This design comes from an exercise in tuning for small area and a short achievable clock period on the open sky130 flow, not from production work. The RTL was checked by simulation tests, not by an equivalence proof against the original design. Power figures rest on the tool's default switching activity, not on a simulated workload.

## run.sh

```bash
#!/bin/bash
# synth_recipe.tcl (not shown) runs the flow's synth.tcl, then flattens the netlist and writes it again
# the make line also repeats each setting of config.mk as NAME=value (left out here)
make -C /OpenROAD-flow-scripts/flow DESIGN_CONFIG=/design/flow/config.mk WORK_HOME=/design/flow/orfs CLKGATE_MAP_FILE= SYNTH_SCRIPT=/design/flow/synth_recipe.tcl finish
```

## config.mk

```make
export PLATFORM = sky130hd
export DESIGN_NAME = alu_top
export DESIGN_NICKNAME = alu_top
export VERILOG_FILES = /design/flow/design.v
export SDC_FILE = /design/flow/constraint.sdc
export NUM_CORES = 4
export LEC_CHECK = 0
export CAP_MARGIN = 20
export CORE_MARGIN = 2
export CORE_UTILIZATION = 40
export SLEW_MARGIN = 20
```

## constraint.sdc

```tcl
create_clock -name core_clock -period 6.0 [get_ports {clk}]
set_input_delay 1.2000 -clock core_clock [delete_from_list [all_inputs] [get_ports {clk}]]
set_output_delay 1.2000 -clock core_clock [all_outputs]
set_load 0.01 [all_outputs]
```

## design.v

```verilog
`timescale 1ns / 1ps
module alu_top(
    input             clk,
    input      [31:0] a,
    input      [31:0] b,
    input      [3:0]  aluc,
    output reg [31:0] r,
    output reg        zero,
    output reg        carry,
    output reg        negative,
    output reg        overflow
);
    reg [31:0] a_q;
    reg [31:0] b_q;
    reg [3:0]  aluc_q;
    wire [31:0] r_w;
    wire zero_w, carry_w, negative_w, overflow_w;
    alu u_alu (
        .a(a_q), .b(b_q), .aluc(aluc_q),
        .r(r_w), .zero(zero_w), .carry(carry_w),
        .negative(negative_w), .overflow(overflow_w)
    );
    always @(posedge clk) begin
        a_q      <= a;
        b_q      <= b;
        aluc_q   <= aluc;
        r        <= r_w;
        zero     <= zero_w;
        carry    <= carry_w;
        negative <= negative_w;
        overflow <= overflow_w;
    end
endmodule

`timescale 1ns / 1ps
module alu( 
input [31:0] a,    
input [31:0] b,    
input [3:0] aluc,  
output reg [31:0] r,  
output reg zero,         
output reg carry,     
output reg negative,    
output reg overflow    
); 
    always @(*) begin
        if(aluc == 4'b1011|| aluc == 4'b1010)
            zero = (a - b == 0 );
        else
            zero = (r == 0);
    end
    always @(*) begin
        case (aluc)
            4'b0000: r = a + b;                
            4'b0010: r = $signed(a) + $signed(b);                
            4'b0001: r = a - b;                
            4'b0011: r = $signed(a) - $signed(b);                
            4'b0100: r = a & b;                
            4'b0101: r = a | b;                
            4'b0110: r = a ^ b;                
            4'b0111: r = ~(a | b);             
            4'b1000: r = {b[15:0], 16'b0};     
            4'b1001: r = {b[15:0], 16'b0};     
            4'b1011: r = ($signed(a) < $signed(b)) ? 1 : 0;      
            4'b1010: r = (a < b) ? 1 : 0;      
            4'b1100: r = $signed(b) >>> a;              
            4'b1110: r = b << a;               
            4'b1111: r = b << a;               
            4'b1101: r = b >> a;               
            default: r = 32'b0;                
        endcase
    end
    always @(*) begin
        case (aluc)
            4'b0000: begin  
                carry = (a + b) < a;   
                overflow = 0;          
                negative = r[31];
            end
            4'b0010: begin  
                carry = 0;   
                overflow = (a[31] == b[31]) && (r[31] != a[31]);  
                negative = r[31];       
            end
            4'b0001: begin  
                carry = (a < b);       
                overflow = 0;          
                negative = r[31];
            end
            4'b0011: begin  
                carry = 0;       
                overflow = (a[31] != b[31]) && (r[31] != a[31]);  
                negative = r[31];       
            end
            4'b0100: begin  
                carry = 0;              
                overflow = 0;           
                negative = r[31];       
            end
            4'b0101: begin  
                carry = 0;              
                overflow = 0;           
                negative = r[31];       
            end
            4'b0110: begin  
                carry = 0;              
                overflow = 0;           
                negative = r[31];       
            end
            4'b0111: begin  
                carry = 0;              
                overflow = 0;           
                negative = r[31];       
            end
            4'b1000: begin  
                carry = 0;              
                overflow = 0;           
                negative = r[31];           
            end
            4'b1001: begin  
                            carry = 0;              
                            overflow = 0;           
                            negative = r[31];           
                        end
            4'b1011: begin  
                carry = 0;              
                overflow = 0;           
                negative = ($signed(a) < $signed(b)) ? 1 : 0;  
            end
            4'b1010: begin  
                carry = (a < b) ? 1 : 0;
                overflow = 0;           
                negative = r[31];           
            end
            4'b1100: begin  
            if(a==0)
                carry = 0;
            else if(a > 32)
                carry = 0;                  
            else
                carry = b[a-1];             
                overflow = 0;           
                negative = r[31];       
            end
            4'b1110: begin  
            if(a==0)
                carry = 0;
            else if(a > 32)
                carry = 0;                
            else
                carry = b[32-a];          
                overflow = 0;           
                negative = r[31];       
            end
            4'b1111: begin  
            if(a==0)
                carry = 0;
            else if(a > 32)
                carry = 0;                
            else
                carry = b[32-a];          
                overflow = 0;           
                negative = r[31];       
                        end
            4'b1101: begin  
            if(a==0)
                carry = 0;
            else if(a > 32)
                carry = 0;                
            else
                carry = b[a-1];           
                overflow = 0;           
                negative = r[31];           
            end
            default: begin
                carry = 0;
                overflow = 0;
                negative = 0;
            end
        endcase
    end
endmodule
```

Fig. 1: final layout
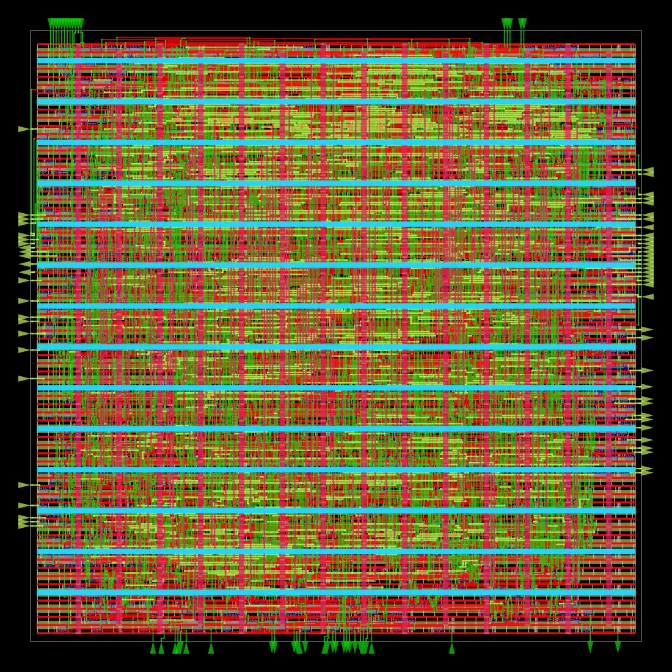
chip height: 203 µm
post-layout util: 46.1%

Fig. 2: I/O pins on the die edge
Scale bar: 50 µm. Pins as bars across the die edge, other pins in grey.
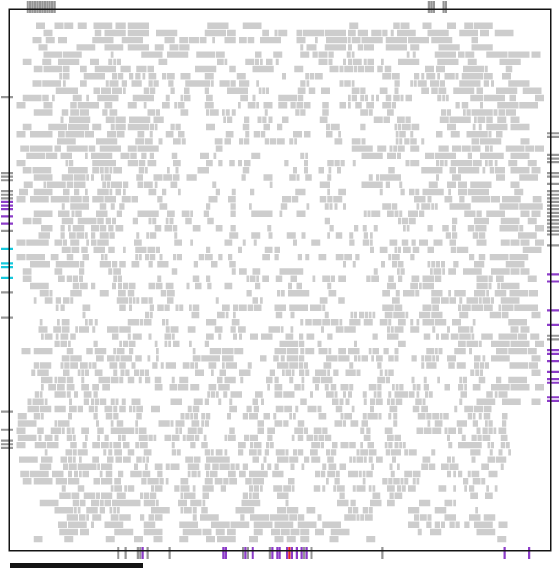
[purple] r | pins: 32 | direction: output | edge: 15 bottom, 12 right, 5 left
[red] overflow | pins: 1 | direction: output | edge: bottom
[cyan] aluc | pins: 4 | direction: input | edge: left
all pins by edge: 36 right, 28 bottom, 24 left, 17 top
Port-buffer cells: 104
die width: 203 µm

Fig. 3: the metal 1 layer
Supply wires on this layer in grey.
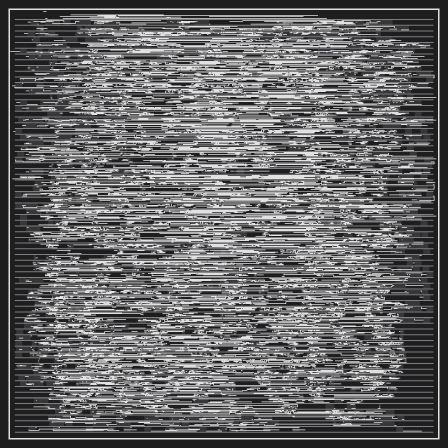
nets with wire on the layer: 2040
longest straight run: 94.8 µm
met1 usage: 56.6%
Routed WL: 90.5 mm
via count: 18190

==> run summary <==
* Min-delay worst type: flip-flop to flip-flop
* Row Count at just over 70
* Share of cells above drive strength 1 at a little over an eighth
* Final net count at 2250
* Drc violations at 0
* Status: finished clean
* Final Hold Fails at 0
* # fillers at 3978
* WL met3 at 10.3 mm
* Simple-gate share of the synthesized area at 18.8%
* Mux cell area share after synthesis at 19.5%
* Routed wl met2 at 37.1 mm
* XOR/XNOR Fraction of Synth Area at under 10%
* CTS Buf Count at 9
* Ys Warns at 2
* Synth unique cells at 95
* Root buffer cell: clkbuf_16
* CP Max Fanout at 62
* Drt first pass iters at 6
* Vias in the first global route at 17013
* Ranking of synthesized cells by area: dfxtp_1 (13%), mux4_2 (11%), ha_1 (10%)
* Vias/cell at 7.07
* Die Footprint at 0.0412 mm²
* Largest net degree at the start of global routing at 70
* Crit path DAT at 5.97 ns
* CTS max path bufs at 2
* Adder-Cell Fraction of Synth Area at 10.4%
* Compound-Gate Fraction of Synth Area at 25.1%
* Power density over cell area at 181 mW/mm²
* Netlist area before placement at 0.0159 mm²
* WL/cell at 35.2 µm
* Clk_skew at around 0.025 ns
* Placed cell area at around 0.018 mm²
* Worst-Skew Late Latency at 0.42 ns
* Worst Tran Pin Value at approximately 1.2 ns
* H-Tree Depth at 3
* Post-route cell area at 0.0179 mm²
* Hold WS at approximately 0.9 ns
* Top Usage Layer GRT: met2
* DP Worst Slack at just under 0.8 ns
* Worst hold path depth at 2
* GRT Total Usage at 43.0%
* CTS tree: done
* IO Pins at 105
* Global-route wire length before repair at approximately 130 mm
* Startpoint Class: flip-flop
* Mean Syn Cell Area at between 7 and 8 µm²
* Cell count after synthesis at approximately 2000
* Synth top area share at 13.1%
* Top layer in use: met4
* Clk slew on worst S/H paths at 0.09 ns
* Fmax achieved at 177 MHz
* Critical Path RT at 6.32 ns
* M1 wire length at 35.5 mm
* Final RePlAce weighted congestion at 1.11
* Min Tclk post-route at approximately 5.7 ns
* Seq cells post-synth at 104
* Critical path class: flip-flop to flip-flop
* Worst setup endpoint: zero
* RR Startpoint: a_q[2]
* R2r setup slk at 0.35 ns
* Most frequent cells in the layout: nor2_1 (162), nand2_1 (149), ha_1 (129)
* Leakage at around 0.0072 µW
* Final Slew Violations at 0
* Initial Util at 40.7%
* Hpwl dp at 70.6 mm
* M2 GR Usage at 62.2%
* Final setup vio count at 0
* R2R depth at 12
* Largest family of logic cells by synthesized area: compound AO/OA/AOI/OAI gates
* CP Capture Type: flip-flop
* Met3 Usage GRT at 10.0%
* Worst Setup Slack, final at 0.346 ns
* Initial antenna violation count at 3
* Hold worst-path end: r[1]
critical path, cell delays in order (launching register included):
cell,delay (ns)
dfxtp_4,0.54
buf_12,0.34
mux4_2,0.55
mux2i_1,0.63
a31oi_1,0.21
o311ai_0,1.06
a31oi_1,0.32
or4_1,0.66
nor4_2,0.33
nand4_1,0.27
nor4b_2,0.40
nand2_1,0.09
o31ai_1,0.08
power by group:
group,switching [µW],internal (µW),total (µW)
sequential,72.3,749,822
combinational,1090,668,1750
clock,343,329,672
final cells by class:
type	count	area (µm²)	area share, %
sequential	104	2100	11.7
timing repair buffer	213	1880	10.5
clock buffer	9	225	1.26
multi-input combinational	1601	12600	70.0
clock inverter	7	76.3	0.425
tap	518	648	3.61
inverter	121	454	2.53
cells in the mapped netlist, types with 39 or more instances:
library cell and count:
nand2_1 149, dfxtp_1 104, clkbuf_1 96, buf_2 41
ha_1 129, xnor2_1 78, nor2_1 162, mux2i_1 102
o21ai_0 96, nand3_1 57, a21oi_1 114, a211oi_1 39
nor3_1 43, inv_1 116, mux4_2 76
state kept, by name, indices dropped and copies added, names as in the netlist:
signal    cells
aluc_q        4
overflow      1
negative      1
zero          1
b_q          32
a_q          32
carry         1
r            32

port drivers added, routing unchanged:
In the flow no input, the clock included, has a driving cell. The finished layout below was timed again as built, in two steps.
Step 1: set_driving_cell puts a clkbuf_16 on clk and a buf_2 on each other input, an assumption about the parent block.
Step 2, shift: input delay + t, output delay - t, t = (earliest + latest rising clock arrival at the registers) / 2. This alone moves slack from input paths to output paths.
Three values: ideal, step 1, step 2; two values: the first two.
t (ns): 0.461
setup slack, ns: 0.346 / 0.346 / 0.346
worst setup path after step 2: register to register
worst slew at a driven data input, ns: 0.06
After both steps setup and hold are still met in this run. For this run, drivers alone change the setup slack by 0.000 ns; drivers and shift together by 0.000 ns.
